Source: an optimization exercise on an open RTL-to-GDS flow (aim: small area, a short achievable clock period and few clock cycles). Production flows keep margins and buffers that such runs may drop.
Where RTL was checked, it was by simulation tests only, not by an equivalence proof against the original.
The series may have gaps, and a smaller design here may also do less where the tests do not look.
No functional check of the RTL was part of run 2.

==> flow/design.v <==
module PE (
	input clk,
	input rst,
	input PE_en,
	input [13-1:0] i_config,
	input [32-1:0] ifmap,
	input [32-1:0] filter,
	input [32-1:0] ipsum,
	input ifmap_valid,
	input filter_valid,
	input ipsum_valid,
	input opsum_ready,
	output reg [32-1:0] opsum,
	output reg ifmap_ready,
	output reg filter_ready,
	output reg ipsum_ready,
	output reg opsum_valid
);
integer i;
reg [13-1:0] i_config_reg;
reg  U_minus1;
reg  [2:0] p;  
reg  [4:0] F;  
reg  [2:0] q;  
reg  [1:0] filter_rs;
reg depthwise;
always@(*) begin
	depthwise = i_config_reg[12];
	filter_rs = i_config_reg[11:10] + 2'b1;
	U_minus1 = i_config_reg[9];
	p = {1'b0, i_config_reg[8:7]} + 3'b1;
	F = i_config_reg[6:2];
	q = {1'b0, i_config_reg[1:0]} + 3'b1;
end
always @(posedge clk or posedge rst) begin
	if(rst)begin
		i_config_reg <= 13'b0;
	end
	else if (PE_en)begin
		i_config_reg <= i_config;
	end
	else begin
		i_config_reg <= i_config_reg;
	end
end
reg signed [8 - 1:0] ifmap_spad  [0:12 - 1];
reg signed [8 - 1:0]filter_spad [0:48 - 1];
reg signed [32 - 1:0]	 psum_spad [0:4 - 1];
reg [2:0] state;
reg [2:0] next_state;
parameter IDLE          	= 3'd0;
parameter READ_FILTER   	= 3'd1;
parameter READ_IFMAP		= 3'd2;
parameter READ_IPSUM    	= 3'd3;
parameter CONV				= 3'd4;
parameter WRITE_OPSUM   	= 3'd5;
reg [4 - 1:0]  ifmap_spad_cnt;
reg [6 - 1:0] filter_spad_cnt;
reg [2 - 1:0]  psum_spad_cnt;
reg [4 - 1:0]  conv_ifmap_cnt;
reg [6 - 1:0] conv_filter_cnt;
reg [2 - 1:0]  conv_result_cnt;
wire filter_full = ({26'b0, filter_spad_cnt} == (p * q * filter_rs));
wire ifmap_full = ({28'b0, ifmap_spad_cnt} == ({29'b0, q} * filter_rs));
wire filter_fire = filter_valid && !filter_full;
wire ifmap_fire = ifmap_valid && !ifmap_full;
wire [3:0] shift;
assign shift = ({1'b0, q} << U_minus1);
reg [8 - 1:0] split_filter[0:3];
reg [8 - 1:0] split_ifmap[0:3];
always@(*) begin
	{split_filter[3], split_filter[2], split_filter[1], split_filter[0]} = filter;
	{split_ifmap[3], split_ifmap[2], split_ifmap[1], split_ifmap[0]} = ifmap;
end
always @(posedge clk or posedge rst) begin
	if(rst)begin
		ifmap_spad_cnt <= 4'b0;
		filter_spad_cnt <= 6'b0;
		psum_spad_cnt <= 2'b0;
		conv_ifmap_cnt <= 4'b0;
		conv_filter_cnt <= 6'b0;
		conv_result_cnt <= 2'b0;
	end
	else begin
		case (state)
			READ_FILTER:begin
				filter_spad_cnt <= (filter_fire)? 
					filter_spad_cnt + {3'b0, q}:
					filter_spad_cnt;
			end
			READ_IFMAP:begin
				ifmap_spad_cnt <= (ifmap_fire)?
					ifmap_spad_cnt + {1'b0, q}:
					ifmap_spad_cnt;
			end
			READ_IPSUM:begin
				psum_spad_cnt <= (ipsum_valid)?
					psum_spad_cnt + 2'b1:
					psum_spad_cnt;
			end
			CONV:begin
				conv_filter_cnt <= conv_filter_cnt + 6'b1;
				if(depthwise)begin
					conv_ifmap_cnt <= conv_ifmap_cnt + 4'b1;
					if(conv_result_cnt == q[1:0]-2'b1)begin
						conv_result_cnt <= 2'b0;
					end
					else begin
						conv_result_cnt <= conv_result_cnt + 2'b1;
					end
				end
				else begin
					if(conv_ifmap_cnt == ifmap_spad_cnt - 4'b1)begin
						conv_ifmap_cnt <= 4'b0;
						conv_result_cnt <= conv_result_cnt + 2'b1;
					end
					else begin
						conv_ifmap_cnt <= conv_ifmap_cnt + 4'b1;
					end
				end
				if(next_state == WRITE_OPSUM)
					conv_result_cnt <= 2'b0;
			end
			WRITE_OPSUM:begin
				conv_result_cnt <= (opsum_ready)?
					conv_result_cnt + 2'b1:
					conv_result_cnt;
				if(next_state == READ_IFMAP)begin
					conv_result_cnt <= 2'b0;
					conv_ifmap_cnt <= 4'b0;
					conv_filter_cnt <= 6'b0;
					psum_spad_cnt <= 2'b0;
					ifmap_spad_cnt <= ifmap_spad_cnt - ({1'b0, q} << U_minus1);
				end
			end
			default: begin
				ifmap_spad_cnt <= 4'b0;
				filter_spad_cnt <= 6'b0;
				psum_spad_cnt <= 2'b0;
				conv_ifmap_cnt <= 4'b0;
				conv_filter_cnt <= 6'b0;
				conv_result_cnt <= 2'b0;
			end
		endcase
	end
end
always @(posedge clk or posedge rst) begin
	if(rst)begin
		for (i = 0;i <12 ; i = i + 1) begin
			ifmap_spad[i] <= 8'b0;
		end
		for (i = 0;i <48 ; i = i + 1) begin
			filter_spad[i] <= 8'b0;
		end
		for (i = 0;i <4 ; i = i + 1) begin
			psum_spad[i] <= 32'b0;
		end
	end
	else begin
		case (state)
			READ_FILTER:begin
				if(filter_fire)begin
					filter_spad[
						filter_spad_cnt + 6'd0
					] <=  split_filter[0];
					filter_spad[
						filter_spad_cnt + 6'd1
					] <=  split_filter[1];
					filter_spad[
						filter_spad_cnt + 6'd2
					] <=  split_filter[2];
					filter_spad[
						filter_spad_cnt + 6'd3
					] <=  split_filter[3];
				end
			end
			READ_IFMAP:begin
				if(ifmap_fire)begin
					ifmap_spad[
						ifmap_spad_cnt + 4'd0
					] <= split_ifmap[0]  ^ 8'd128;
					ifmap_spad[
						ifmap_spad_cnt + 4'd1
					] <= split_ifmap[1]  ^ 8'd128;
					ifmap_spad[
						ifmap_spad_cnt + 4'd2
					] <= split_ifmap[2]  ^ 8'd128;
					ifmap_spad[
						ifmap_spad_cnt + 4'd3
					] <= split_ifmap[3]  ^ 8'd128;
				end
			end
			READ_IPSUM:begin
				if(ipsum_valid)begin
					psum_spad[psum_spad_cnt] <= ipsum;
				end
			end
			CONV:begin
				psum_spad[conv_result_cnt] <= psum_spad[conv_result_cnt] + (
					filter_spad[conv_filter_cnt] * ifmap_spad[conv_ifmap_cnt]
				);
			end
			WRITE_OPSUM:begin
			if(next_state == READ_IFMAP)begin
				for (i = 0; i < 12; i = i + 1) begin
					ifmap_spad[i] <= (shift + i[3:0] >= 12)?
						8'b0:
						ifmap_spad[shift + i[3:0]];
				end
			end
			end
			default: begin
				for (i = 0;i <12 ; i = i + 1) begin
					ifmap_spad[i] <= 8'b0;
				end
				for (i = 0;i <48 ; i = i + 1) begin
					filter_spad[i] <= 8'b0;
				end
				for (i = 0;i <4 ; i = i + 1) begin
					psum_spad[i] <= 32'b0;
				end
			end
		endcase
	end
end
reg [4:0] output_col_cnt;
always @(posedge clk or posedge rst) begin
	if(rst)begin
		output_col_cnt <= 5'b0;
	end
	else if(state == IDLE)begin
		output_col_cnt <= 5'b0;
	end
	else if(state == WRITE_OPSUM && next_state == READ_IFMAP)begin
		output_col_cnt <= output_col_cnt + 5'b1;
	end
end
always @(posedge clk or posedge rst) begin
	if(rst)begin
		state <= IDLE;
	end
	else begin
		state <= next_state;
	end
end
always @(*) begin
	case (state)
		IDLE: begin
			if(PE_en)begin
				next_state = READ_FILTER;
			end
			else begin
				next_state = IDLE;
			end
		end
		READ_FILTER: begin
			if(filter_full)begin
				next_state = READ_IFMAP;
			end
			else begin
				next_state = READ_FILTER;
			end
		end
		READ_IFMAP: begin
			if(ifmap_full)begin
				next_state = READ_IPSUM;
			end
			else begin
				next_state = READ_IFMAP;
			end
		end
		READ_IPSUM: begin
			if(depthwise)begin
				if(({1'b0, psum_spad_cnt} == (q - 3'b1)) && ipsum_valid)begin
					next_state = CONV;
				end
				else begin
					next_state = READ_IPSUM;
				end
			end
			else begin
				if(({1'b0, psum_spad_cnt} == (p - 3'b1)) && ipsum_valid)begin
					next_state = CONV;
				end
				else begin
					next_state = READ_IPSUM;
				end
			end
		end
		CONV:begin
			if(depthwise)begin
				if(
					{1'b0,conv_result_cnt} == (q-1) && 
					conv_ifmap_cnt == ((filter_rs * q) -1)
				)begin
					next_state = WRITE_OPSUM;
				end
				else begin
					next_state = CONV;
				end
			end
			else begin
				if(conv_filter_cnt == filter_spad_cnt - 6'b1)begin
					next_state = WRITE_OPSUM;
				end
				else begin
					next_state = CONV;
				end
			end
		end
		WRITE_OPSUM:begin
			if(depthwise)begin
				if(({1'b0, conv_result_cnt} == (q - 3'b1)) && opsum_ready)begin
					if (output_col_cnt == F) begin
						next_state = IDLE;
					end
					else begin
						next_state = READ_IFMAP;
					end
				end
				else begin
					next_state = WRITE_OPSUM;
				end
			end
			else begin
				if(({1'b0, conv_result_cnt} == (p - 3'b1)) && opsum_ready)begin
					if (output_col_cnt == F) begin
						next_state = IDLE;
					end
					else begin
						next_state = READ_IFMAP;
					end
				end
				else begin
					next_state = WRITE_OPSUM;
				end
			end
		end
		default: next_state = IDLE;
	endcase
end
always@(*) begin
	opsum = psum_spad[conv_result_cnt];
	filter_ready = (state == READ_FILTER && !filter_full) ? 1'b1 : 1'b0;
	ifmap_ready = (state == READ_IFMAP && !ifmap_full) ? 1'b1 : 1'b0;
	ipsum_ready = (state == READ_IPSUM) ? 1'b1 : 1'b0;
	opsum_valid = (state == WRITE_OPSUM)? 1'b1: 1'b0;
end
endmodule
==> flow/run.sh <==
#!/bin/bash
# synth_recipe.tcl (not shown) runs the flow's synth.tcl, then flattens the netlist and writes it again
# the make line also repeats each setting of config.mk as NAME=value (left out here)
make -C /OpenROAD-flow-scripts/flow DESIGN_CONFIG=/design/flow/config.mk WORK_HOME=/design/flow/orfs CLKGATE_MAP_FILE= SYNTH_SCRIPT=/design/flow/synth_recipe.tcl finish
==> flow/config.mk <==
export PLATFORM = sky130hd
export DESIGN_NAME = PE
export DESIGN_NICKNAME = PE
export VERILOG_FILES = /design/flow/design.v
export SDC_FILE = /design/flow/constraint.sdc
export NUM_CORES = 8
export LEC_CHECK = 0
export CAP_MARGIN = 20
export CORE_MARGIN = 2
export CORE_UTILIZATION = 40
export SLEW_MARGIN = 20
==> flow/constraint.sdc <==
create_clock -name core_clock -period 12.0 [get_ports {clk}]
set_input_delay 2.4000 -clock core_clock [delete_from_list [all_inputs] [get_ports {clk}]]
set_output_delay 2.4000 -clock core_clock [all_outputs]
set_load 0.01 [all_outputs]
run_1/m1.png
Bar = 100 um. Cells faint in the background.
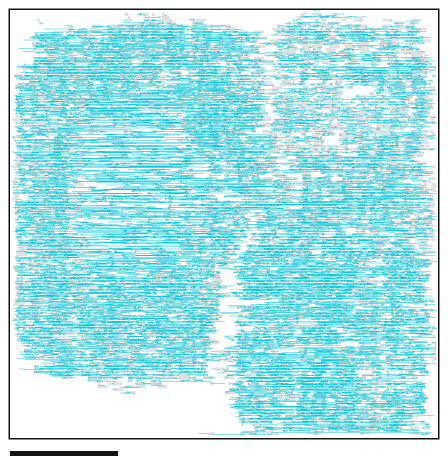
- nets with wire on the layer: 7286
- wire length on this layer: 124 mm
- share of all routed wire: 38%
- longest straight run: 127 um

run_1/m2.png
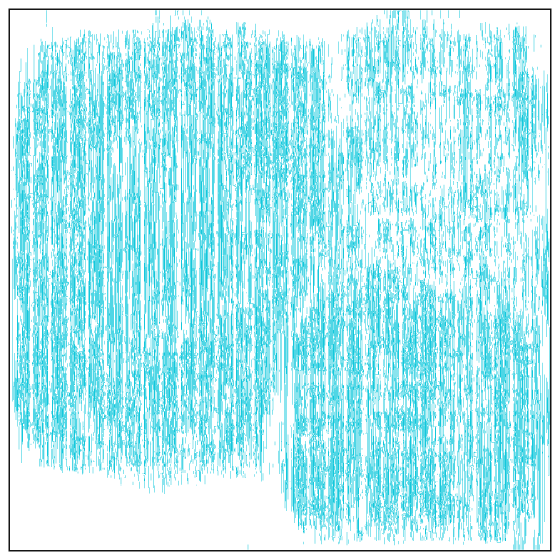
- longest straight run: 135 um
- share of all routed wire: 42%
- main direction: vertical
- wire length on this layer: 139 mm
- nets with wire on the layer: 5970

run_1/m3.png
Bar = 100 um. Cells faint in the background.
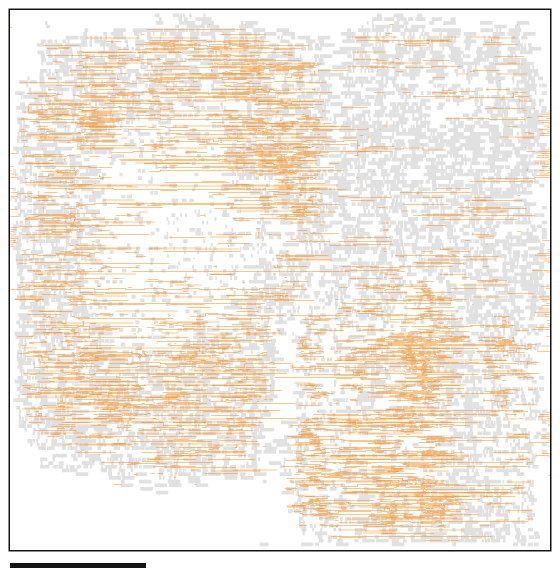
- longest straight run: 160 um
- wire length on this layer: 40.5 mm

run_1/m4.png
Bar = 100 um.
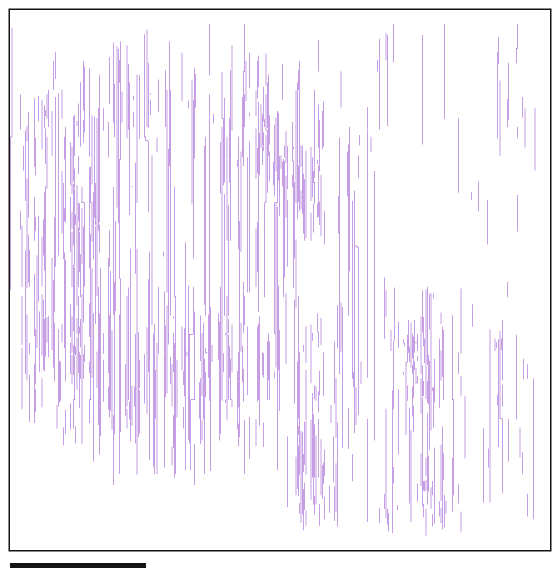
- share of all routed wire: 8.3%
- wire length on this layer: 27.4 mm
- nets with wire on the layer: 337
- main direction: vertical

==> metrics.md, run 1 <==
| Metric | Value |
|---|---|
| Status | no timing/DRC/antenna violations |
| Global-route wire length before repair | between 400000 and 500000 um |
| Latest clock arrival within the worst-skew pair | between 700 and 800 ps |
| Clk sink count | between 600 and 700 |
| Chip width | around 400 um |
| Crit path largest cell delay | around 1100 ps |
| Worst path required time | 12600 ps |
| Sequential area share after synthesis | between 20% and 30% |
| Crit share post-route | between 80% and 90% |
| Final ANT Viol Nets | 0 |
| Layout cells sized above 1 | 10.32% |
| Nets | 7821 |
| Clock buffer depth | 3 |
| Crit path capture type | flip-flop |
| Port-buffer cells | 151 |
| Via density per instance | just under 7 |
| Met2 wire length | around 140000 um |
| Cts bufs inserted | 86 |
| Top Registers | filter_spad x384, psum_spad x128, ifmap_spad x96 |
| Wire per inst | between 30 and 40 um |
| DRT met1 WL | 124400 um |
| Area Growth Syn to Fin | 9.592% |
| 1st-iter DRT viols | 10509 |
| Max reg flops | around 380 |
| FILL cells | around 15000 |
| DR WL met3 | about 41000 um |
| GR Util All Layers | 40.74% |
| Max-cap viol count | 0 |
| Cell mode on critical path | fa_1 |
| CTS root buffer | clkbuf_16 |
| Critical path type | reg -> reg |
| Post-route setup TNS | 0 ps |
| Global route total overflow | 0 |
| Most flops, register | filter_spad |
| Setup Buffers After CTS | 0 |
| Initial Utilization | around two fifths |
| Vias in the first global route | between 60000 and 70000 |
| Via count | about 66000 |
| Warnings from Yosys | 6 |
| Period minus WS final | roughly 10000 ps |
| Crit-path slowest cell | fa_1 |
| Worst-path fanout max | 21 |
| Die H | 397 um |
| Routability Congestion | a little over 1 |
| Synth Instances | 7746 |
| Post-Syn Nets | 8151 |
| Commonest cells after routing, fill and taps aside | nand2_1 (909), nor2_1 (845), a21oi_1 (715) |
| Max-slew violations | 0 |
| Commonest register cell after synthesis | dfrtp_1 |
| Post_cts resized | 0 |
| Synthesis-stage register bit count | about 650 |
| TritonCTS clock tree | built |
| Row count | between 100 and 150 |
| Hold-fix buffers at CTS | 0 |
| Synthesized area per cell | 7.976 um^2 |
| Slew HR | between 10 and 15% |
| Synth Cell Area | between 60000 and 70000 um^2 |
| Clk slew on worst S/H paths | approximately 60 ps |
| Worst-Margin Slew | between 1000 and 1500 ps |
| H-tree depth | 3 |
| Area of the multi-input gates | between 40000 and 50000 um^2 |
| DP Wirelength | between 200000 and 250000 um |
| Unrepaired setup endpoints after global routing | no |
| Async set-reset flop share out of synthesis | 100.0% |
| Peak Freq | roughly 96 MHz |
| EDFF count, synth | 0 |
| Tightest Hold Check Type | reg -> reg |
| Setup crit start kind | flip-flop |
| Total core area | between 150000 and 200000 um^2 |
| DRC | 0 |
| Routed wire length | 331000 um |
| Final Hold Fails | 0 |
| # setup viols final | 0 |
| Crit path DAT | 11040 ps |
| Pre-antenna DRT Iters | 11 |
| DIE AREA | about 160000 um^2 |
| Register Area | around 16000 um^2 |
| Worst clock skew | around 42 ps |
| Max layer used | met5 |
| Worst Hold Slack | about 480 ps |
| Netlist cell types | 104 |
| Most common cell after layout, fill and taps aside | nand2_1 |
| Ports | 152 |
| Largest net degree at the start of global routing | between 150 and 200 |
| Initial antenna violation count | 15 |
Testbench counts for the RTL of run 1, summed over its fixed seeds: cycles 76,993.
-- run 1: stage by stage --
stage                     instance area (um^2)  std cells  worst slack (ps)  utilization (%)
final                                    67700       9533              1567            44.05
after CTS                                67520       9523              1691            43.93
after global placement                   64550       9365              1795            42.00
after global routing                     67690       9528              1130            44.05
after detailed placement                 64570       9367              1687            42.02
after floorplan                          61780       7746             675.4                -
-- run 1: synthesized netlist by cell type, types with 142 or more instances --
master    number  share of area [%]
a21oi_1      724                5.9
a222oi_1     153                2.5
nand2_1      911                5.5
a211oi_1     175                2.1
a221oi_1     142                2.0
mux2i_1      605                9.8
inv_1        199                1.2
nor2_1       881                5.4
o21ai_0      479                3.9
dfrtp_1      653                 26
ha_1         145                2.9
o31ai_1      272                3.3
fa_1         144                4.7
clkbuf_1     642                3.9
a22o_1       143                2.0
-- run 1: critical path, delay by kind of cell, from the launching register on --
family	cells	cell delay, ps
compound gates	9	2520
fa+ha+maj	6	3290
buf+inv	3	490
flops	1	840
mux	2	1090
simple gates	7	2050
-- run 1: kinds of logic (layout without fill, tap and decap cells) --
logic type / after synthesis / count (layout) / share of synthesized area (%)
AND/OR/NAND/NOR: 2320 / 2320 / 16.21
multiplexers: 740 / 740 / 12.41
adder cells (fa/ha/maj): 289 / 289 / 7.603
other: 0 / 5 / 0
XOR/XNOR: 97 / 97 / 1.375
flip-flops: 653 / 653 / 26.45
buffers and inverters: 1004 / 742 / 6.570
AO/OA/AOI/OAI: 2643 / 2643 / 29.38
-- run 1: final timing paths --
path | slack (ps) | endpoint | startpoint | cells past startpoint
worst max-delay path | 1570 | psum_spad[0][26] | conv_filter_cnt[5] | 27
worst min-delay path | 480 | filter_spad[0][7] | filter_spad[0][7] | 2
worst max register to register | 1570 | psum_spad[0][26] | conv_filter_cnt[5] | 27
worst min register to register | 480 | filter_spad[0][7] | filter_spad[0][7] | 2
max in group asynchronous | 7580 | i_config_reg[9] | rst | 4
min in group asynchronous | 2190 | ifmap_spad[10][5] | rst | 2
-- run 1: area by class of cell --
type                       instances  area share [%]
clock inverter                    37          0.6912
timing repair buffer             383           4.683
inverter                         203           1.131
sequential                       653           24.14
multi-input combinational       6089           61.90
tap                             2044           3.777
antenna                            5         0.01848
clock buffer                     119           3.659
-- run 1: layer usage --
metal  GRT usage (%)  vias to the layer above
met1           51.85                    31638
met3           11.81                     1376
met5               0                        -
li1                -                    27735
met4           26.77                       20
met2           59.95                     4821
==> run 2: too many edits to list; what changed since run 1 <==
flow/design.v: 349 -> 2028 lines; modules unchanged: 0
  PE: edited, 349 -> 2028 lines
==> flow/flow/run.sh (new file) <==
#!/bin/bash
# Layout flow: the standard synthesis, then a netlist pass (fapol.py) that
# re-polarises full adders to drop the inverters synthesis leaves between them,
# then the standard ORFS layout with repair_timing asked for extra setup margin.
set -euo pipefail
RES=$PWD/orfs/results/sky130hd/PE/base
LIB=$FLOW_HOME/platforms/sky130hd/lib/sky130_fd_sc_hd__tt_025C_1v80.lib
bash standard.sh synth > synth.log 2>&1
cp $RES/1_2_yosys.v $RES/1_2_yosys.orig.v
python3 flow/fapol.py $LIB $RES/1_2_yosys.orig.v $RES/1_2_yosys.v > fapol.log 2>&1
rm -f $RES/1_synth.odb
bash standard.sh SETUP_SLACK_MARGIN=8 TNS_END_PERCENT=100 finish > standard.log 2>&1
==> flow/flow/fapol.py (new file) <==
#!/usr/bin/env python3
"""Re-polarise full adders (and simple gates) in a mapped sky130hd netlist.

A full adder is self-dual: FA(~a, ~b, ~c) = (~cout, ~sum).  Yosys' extract_fa
leaves inverters between chained fa cells.  This pass chooses, for every fa
cell, whether it computes the true or the complemented function, and for some
simple gates whether to use the cell or its complement (nand2 <-> and2, ...),
so that as few inverters as possible are needed.  It then removes every
inverter and adds back one inverter per signal whose complement is still
read.  Flip-flops, ports and all other cells keep their function and names.

usage: fapol.py LIBERTY IN.v OUT.v [report]
"""
import re, sys, random, math
from collections import defaultdict, Counter

lib, fin, fout = sys.argv[1:4]
rng = random.Random(1)

# ---- liberty: pin directions and areas
txt = open(lib).read()
pindir, AREA = {}, {}
for chunk in re.split(r'\n\s*cell\s*\(', txt)[1:]:
    nm = re.match(r'\s*"?(\w+)"?', chunk).group(1)
    am = re.search(r'area\s*:\s*([\d.]+)', chunk)
    if am:
        AREA[nm] = float(am.group(1))
    d = {}
    for pm in re.finditer(r'\bpin\s*\(\s*"?(\w+)"?\s*\)\s*\{[^{}]*?direction\s*:\s*"?(\w+)"?', chunk, re.S):
        d[pm.group(1)] = pm.group(2)
    pindir[nm] = d
INV = AREA["sky130_fd_sc_hd__inv_1"]

# ---- netlist
src = open(fin).read()
inst_re = re.compile(r'^  (sky130_fd_sc_hd__\w+)\s+(\\\S+ |\S+)\s*\((.*?)\);\n', re.M | re.S)
pin_re = re.compile(r'\.(\w+)\(\s*(\\\S+ |[^()]*?)\s*\)')
insts = []
for m in inst_re.finditer(src):
    pins = [(p, n.strip()) for p, n in pin_re.findall(m.group(3))]
    insts.append(dict(typ=m.group(1), name=m.group(2), pins=pins, span=m.span()))
if re.search(r'^\s*assign\s', src, re.M):
    sys.exit("fapol: netlist has assign statements; not handled")
outports = set()
for m in re.finditer(r'^\s*output\s+(\[(\d+):(\d+)\]\s+)?(\w+);', src, re.M):
    if m.group(1):
        hi, lo = int(m.group(2)), int(m.group(3))
        for b in range(min(hi, lo), max(hi, lo) + 1):
            outports.add(f"{m.group(4)}[{b}]")
    else:
        outports.add(m.group(4))

def is_inv(t): return re.fullmatch(r'sky130_fd_sc_hd__(inv|clkinv)_\d+', t) is not None
def is_fa(t): return re.fullmatch(r'sky130_fd_sc_hd__fa_\d+', t) is not None

driver = {}
for i, ins in enumerate(insts):
    for p, n in ins['pins']:
        if pindir[ins['typ']].get(p) == 'output' and n:
            driver[n] = (i, p)

def root(n):
    par = 0
    for _ in range(1000):
        if n in driver and is_inv(insts[driver[n][0]]['typ']):
            n = dict(insts[driver[n][0]]['pins'])['A']
            par ^= 1
        else:
            return n, par
    sys.exit("fapol: inverter loop")

cons = defaultdict(list)          # root -> [(inst or None, pin/port, parity)]
for i, ins in enumerate(insts):
    if is_inv(ins['typ']):
        continue
    for p, n in ins['pins']:
        if pindir[ins['typ']].get(p) == 'input' and n and not n.startswith("1'"):
            r, par = root(n)
            cons[r].append((i, p, par))
for n in outports:
    r, par = root(n)
    cons[r].append((None, n, par))

fas = [i for i, ins in enumerate(insts) if is_fa(ins['typ'])]
s = {i: 0 for i in fas}
fa_of_root = {}
for i in fas:
    for p, n in insts[i]['pins']:
        if p in ('SUM', 'COUT'):
            fa_of_root[n] = i
fa_inroots = defaultdict(set)
for r, lst in cons.items():
    for ci, p, par in lst:
        if ci is not None and ci in s:
            fa_inroots[ci].add(r)

COMP = {}
for a, b in [("nand2_1", "and2_1"), ("nor2_1", "or2_1"), ("xor2_1", "xnor2_1"),
             ("nand3_1", "and3_1"), ("nor3_1", "or3_1"), ("a21oi_1", "a21o_1"),
             ("o21ai_0", "o21a_1"), ("a22oi_1", "a22o_1"), ("o22ai_1", "o22a_1"),
             ("mux2i_1", "mux2_1"), ("a211oi_1", "a211o_1"), ("o211ai_1", "o211a_1"),
             ("nand4_1", "and4_1"), ("nor4_1", "or4_1"), ("a31oi_1", "a31o_1"),
             ("o31ai_1", "o31a_1")]:
    COMP["sky130_fd_sc_hd__" + a] = "sky130_fd_sc_hd__" + b
    COMP["sky130_fd_sc_hd__" + b] = "sky130_fd_sc_hd__" + a
gates = {}
for i, ins in enumerate(insts):
    if ins['typ'] in COMP:
        outs = [n for p, n in ins['pins'] if pindir[ins['typ']].get(p) == 'output']
        if len(outs) == 1 and outs[0] in cons:
            gates[i] = outs[0]
g_of_root = {n: i for i, n in gates.items()}
gs = {i: 0 for i in gates}

def pol(r):
    if r in fa_of_root: return s[fa_of_root[r]]
    if r in g_of_root: return gs[g_of_root[r]]
    return 0
def need_inv(r):
    pi = pol(r)
    for ci, p, par in cons[r]:
        if par ^ (s[ci] if (ci is not None and ci in s) else 0) != pi:
            return 1
    return 0
def affected(i):
    rs = set(fa_inroots[i])
    for p, n in insts[i]['pins']:
        if p in ('SUM', 'COUT') and n in cons:
            rs.add(n)
    return rs
def gdelta(i):
    t0 = insts[i]['typ']
    return AREA[COMP[t0]] - AREA[t0]

ninv_old = sum(1 for ins in insts if is_inv(ins['typ']))
before = sum(need_inv(r) for r in cons)

# ---- simulated annealing over fa polarities and gate types
moves = [("f", i) for i in fas] + [("g", i) for i in gates]
cur = before * INV
best_cost, best = cur, (dict(s), dict(gs))
T0, T1, N = 4.0, 0.02, 400000
for step in range(N):
    T = T0 * (T1 / T0) ** (step / N)
    kind, i = moves[rng.randrange(len(moves))]
    if kind == "f":
        rs = affected(i)
        c0 = sum(need_inv(r) for r in rs) * INV
        s[i] ^= 1
        d = sum(need_inv(r) for r in rs) * INV - c0
        if d <= 0 or rng.random() < math.exp(-d / T):
            cur += d
        else:
            s[i] ^= 1
    else:
        r = gates[i]
        c0 = need_inv(r) * INV
        gs[i] ^= 1
        d = need_inv(r) * INV + (gdelta(i) if gs[i] else -gdelta(i)) - c0
        if d <= 0 or rng.random() < math.exp(-d / T):
            cur += d
        else:
            gs[i] ^= 1
    if cur < best_cost - 1e-9:
        best_cost, best = cur, (dict(s), dict(gs))
s, gs = best
for i in gates:
    if gs[i]:
        old_t = insts[i]['typ']; new_t = COMP[old_t]
        oo = [p for p, dd in pindir[old_t].items() if dd == 'output']
        no = [p for p, dd in pindir[new_t].items() if dd == 'output']
        assert len(oo) == 1 and len(no) == 1
        insts[i]['pins'] = [((no[0] if p == oo[0] else p), n) for p, n in insts[i]['pins']]
        assert set(p for p, n in insts[i]['pins']) <= set(pindir[new_t]), (old_t, new_t)
        insts[i]['typ'] = new_t
after = sum(need_inv(r) for r in cons)

# ---- rebuild
def fmt(n):
    return n.rstrip() + ' ' if n.startswith('\\') else n
newinv, newwires = {}, []
def phys(r, want):
    if want == pol(r):
        return r
    if r not in newinv:
        k = len(newinv)
        newinv[r] = f"fapol_n{k}"
        newwires.append((f"fapol_inv{k}", r, f"fapol_n{k}"))
    return newinv[r]
newpins = {}
for r, lst in cons.items():
    for ci, p, par in lst:
        req = par ^ (s[ci] if (ci is not None and ci in s) else 0)
        newpins[(ci, p)] = phys(r, req)

out, pos = [], 0
for i, ins in enumerate(insts):
    a, b = ins['span']
    out.append(src[pos:a]); pos = b
    if is_inv(ins['typ']):
        continue
    pins = [(p, newpins.get((i, p), n)) for p, n in ins['pins']]
    body = ",\n".join(f"    .{p}({fmt(n)})" for p, n in pins)
    out.append(f"  {ins['typ']} {ins['name']} (\n{body}\n  );\n")
tail = src[pos:]
extra = []
for n in sorted(outports):
    pn = newpins[(None, n)]
    if pn != n:
        extra.append(f"  sky130_fd_sc_hd__buf_1 fapol_obuf{len(extra)} (\n    .A({fmt(pn)}),\n    .X({n})\n  );\n")
decl = "".join(f"  wire {w};\n" for _, _, w in newwires)
invs = "".join(f"  sky130_fd_sc_hd__inv_1 {nm} (\n    .A({fmt(r)}),\n    .Y({w})\n  );\n" for nm, r, w in newwires)
res = "".join(out)
hdr_end = res.index(');\n') + 3
res = res[:hdr_end] + decl + res[hdr_end:]
tail = tail.replace("endmodule", invs + "".join(extra) + "endmodule", 1)
open(fout, "w").write(res + tail)
print(f"fapol: {len(fas)} fa cells, {sum(s.values())} flipped; {sum(gs.values())} gates swapped; "
      f"inverters {ninv_old} -> {len(newwires)}, port buffers {len(extra)}; area change "
      f"{(len(newwires) - ninv_old) * INV + sum(gdelta(i) * 0 for i in gates):.0f} um2 (inverters only)")
if len(sys.argv) > 4:
    c = Counter()
    for nm, r, w in newwires:
        t = (insts[driver[r][0]]['typ'][18:] + "." + driver[r][1]) if r in driver else "port"
        kinds = Counter(insts[ci]['typ'][18:] if ci is not None else 'port' for ci, p, par in cons[r])
        c[(t, tuple(sorted(kinds)))] += 1
    for k, v in c.most_common(15): print(v, k)
==> flow/standard.sh (new file) <==
#!/bin/bash
# synth_recipe.tcl (not shown) runs the flow's synth.tcl, then flattens the netlist and writes it again
# the make line also repeats each setting of config.mk as NAME=value (left out here)
make -C /OpenROAD-flow-scripts/flow DESIGN_CONFIG=/design/flow/config.mk WORK_HOME=/design/flow/orfs CLKGATE_MAP_FILE= SYNTH_SCRIPT=/design/flow/synth_recipe.tcl "${@:-finish}"
removed: flow/run.sh
run_2/m4.png
Bar = 100 um.
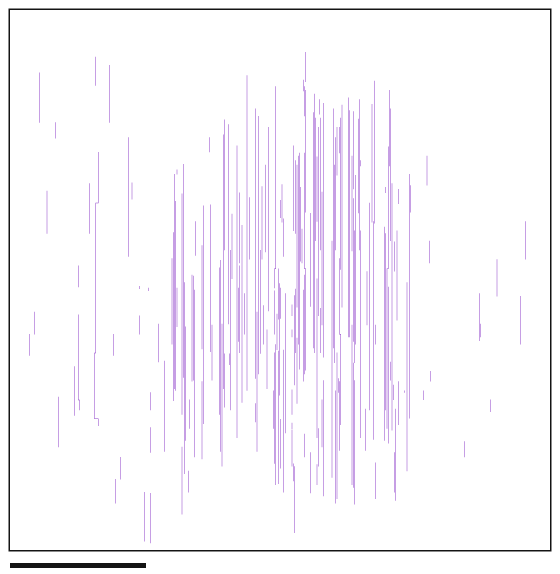
- main direction: vertical
- share of all routed wire: 6.8%
- nets with wire on the layer: 156
- longest straight run: 232 um

run_2/m3.png
Bar = 100 um. Cells faint in the background.
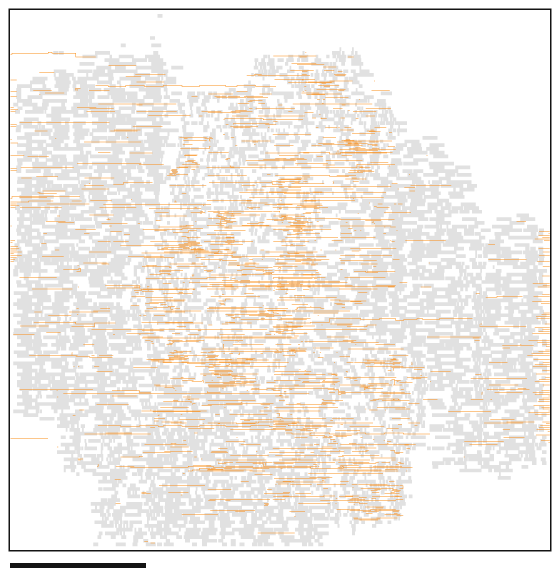
- share of all routed wire: 8.2%
- longest straight run: 181 um
- main direction: horizontal
- wire length on this layer: 17500 um
- nets with wire on the layer: 807

run_2/m2.png
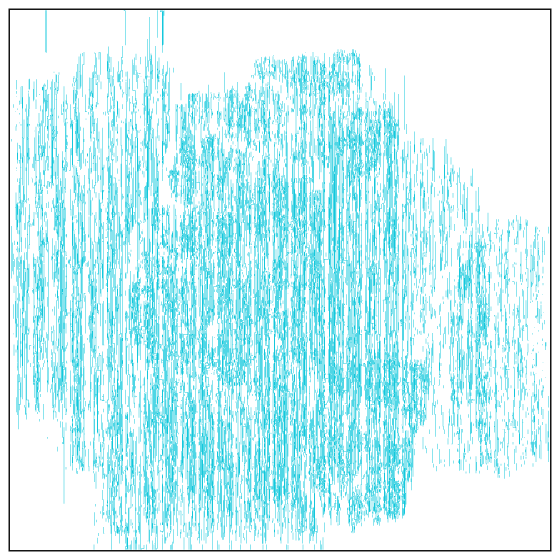
- longest straight run: 145 um
- main direction: vertical
- nets with wire on the layer: 5113
- share of all routed wire: 44%
- wire length on this layer: 94.5 mm

run_2/m1.png
Bar = 100 um. Cells faint in the background.
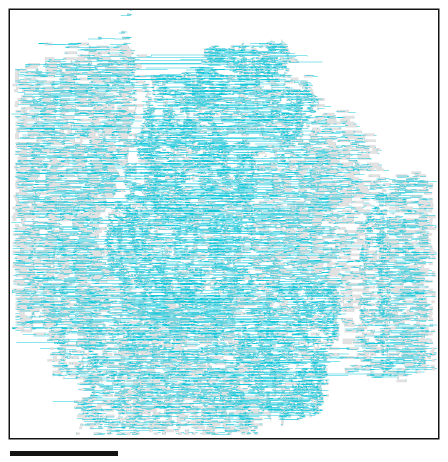
- main direction: horizontal
- longest straight run: 97.1 um
- nets with wire on the layer: 5926
- wire length on this layer: 86.6 mm

==> run 2 against run 1 <==
Compared with the run above: still clean; die area is 0.16% higher; critical path depth is 18 lower; area after synthesis is 0.17% higher; first-iteration DRC count is 44% lower; clock skew is 65 ps higher; clock-buffer cell count is 30 higher; worst hold slack worse by 58 ps; critical path type unchanged; critical endpoint is now ca_7_7; highest routed layer unchanged.
==> metrics.md, run 2 <==
| Metric | Value |
|---|---|
| Row count | around 140 |
| Initial antenna violation count | 6 |
| Post-route setup TNS | 0 ps |
| Final ANT Viol Nets | 0 |
| Die H | 397.3 um |
| Commonest cells after routing, fill and taps aside | edfxtp_1 (827), nand2_1 (573), o21ai_0 (467) |
| Chip width | 397.3 um |
| Pre-antenna DRT Iters | 9 |
| DIE AREA | approximately 160000 um^2 |
| DRC | 0 |
| Status | no timing/DRC/antenna violations |
| Top Registers | fmem x384, fsr x96 |
| Crit share post-route | between 30% and 40% |
| Layout cells sized above 1 | between 15 and 20% |
| Slew HR | ~29% |
| Max-cap viol count | 0 |
| GR Util All Layers | 26.30% |
| Placed insts | between 7000 and 8000 |
| Clock buffer depth | 3 |
| Period minus WS final | 4068 ps |
| Worst Reg-to-Reg Cells | 9 |
| Wire per inst | 27.06 um |
| Hold EP | cb_2_0 |
| Ports | roughly 150 |
| R2R Setup Slk | approximately 7900 ps |
| Worst-Margin Slew | 1071 ps |
| Global route total overflow | 0 |
| Final Hold Fails | 0 |
| Synthesized area per cell | around 11 um^2 |
| Post-Syn Nets | between 6000 and 7000 |
| Area Growth Syn to Fin | 16.55% |
| Clk sink count | just under 1000 |
| Peak Freq | between 200 and 250 MHz |
| 1st-iter DRT viols | approximately 5900 |
| Crit path capture type | flip-flop |
| Tightest Hold Check Type | reg -> reg |
| Routed wire length | 213100 um |
| CTS root buffer | clkbuf_16 |
| Most common cell after layout, fill and taps aside | edfxtp_1 |
| Largest net degree at the start of global routing | between 80 and 90 |
| # setup viols final | 0 |
| Max reg flops | 384 |
| Nets | 6346 |
| Max-slew violations | 0 |
| RR Startpoint | q2[1] |
| Hold Path Depth | 0 |
| Vias in the first global route | between 40000 and 50000 |
| Non-Filler Instances | 7875 |
| H-tree depth | 3 |
| Setup crit start kind | flip-flop |
| Hold Crit Start | ca_2_0 |
| Critical path type | reg -> reg |
| Reg-to-Reg End | ca_7_7 |
| Global-route wire length before repair | between 300000 and 400000 um |
| Worst clock skew | around 110 ps |
| Via count | 46215 |
run 2: critical path, cell delays in order (launching register included):
cell and delay, ps:
edfxtp_1 460, buf_12 190, xor2_4 190, and2_4 190
a222oi_1 500, nor2b_1 140, fa_1 520, fa_1 470
fa_2 640, fa_1 460
run 2: worst max-delay path by stage:
| stage | slack (ps) | to | from |
|---|---|---|---|
| 2_1_floorplan | 6570 | q4[0] | np[1] |
| 3_3_place_gp | 6870 | fsr[11] | PE_en |
| 3_5_place_dp | 6850 | fsr[34] | PE_en |
| 4_1_cts | 7980 | ca_7_8 | q1[27] |
| 5_1_grt | 7890 | ca_8_9 | q2[1] |
| 6_report | 7930 | ca_7_7 | q2[1] |
run 2: per-stage QoR:
stage | setup slack, ps | utilization [%] | hold slack [ps] | cell area [um^2]
5_1_grt | 7889 | 46.87 | 439.8 | 72120
4_1_cts | 7983 | 45.86 | 423.5 | 70570
2_1_floorplan | 6569 | - | 400.3 | 62430
3_3_place_gp | 6868 | 42.39 | 403.0 | 65230
3_5_place_dp | 6847 | 42.39 | 407.4 | 65230
6_report | 7932 | 46.87 | 420.7 | 72120
run 2: layout make-up:
class / instances / area [um^2]
Inverter: 246 / 1005
Clock inverter: 42 / 503.0
Sequential cell: 989 / 28520
Timing Repair Buffer: 456 / 4417
Tap cell: 2044 / 2557
Clock buffer: 149 / 2899
Antenna cell: 2 / 5.005
Fill cell: 13995 / 81750
Multi-Input combinational cell: 3947 / 32210
run 2: what timing repair did:
item / 4_1_cts / 5_1_grt
resized for setup: 259 / 247
setup buffers: 137 / 81
hold buffers: 0 / 0
pin swaps: 29 / 68
cloned: 6 / 5
endpoints found under the setup margin: 414 / 308
run 2: layer usage:
layer / wire, um / GRT usage, %
met5: 41 / 0
met4: 14380 / 14.79
met3: 17530 / 4.206
met2: 94500 / 40.20
met1: 86620 / 35.71

-- re-timing with driven ports --
The results above use ideal ports. As a check the final layouts listed here were re-extracted and re-timed, cells and wires unchanged. Step 1, drivers: a clkbuf_16 drives clk and a buf_2 each remaining input, both assumed. Step 2 moves the port delays by t, midway between the first and last clock arrival at a register: inputs arrive t later, outputs are due t later. That takes back most of the time a late clock gives input paths. a / b / c = ideal ports / drivers / drivers and shift; a / b = the first two.
run | shift t [ns] | setup slack, ns | hold slack, ns | worst setup path after step 2 | clock arrival spread, ns
run 1 | 0.804 | 1.567 / 1.567 / 1.567 | 0.479 / 0.479 / 0.479 | register to register | 0.042 / 0.042
run 2 | 0.810 | 7.932 / 7.932 / 7.307 | 0.421 / 0.421 / 0.421 | input to register | 0.110 / 0.111
After both steps setup and hold are still met in every run listed. For run 2, which loses most, drivers alone change the setup slack by 0.000 ns; drivers and shift together by -0.625 ns.
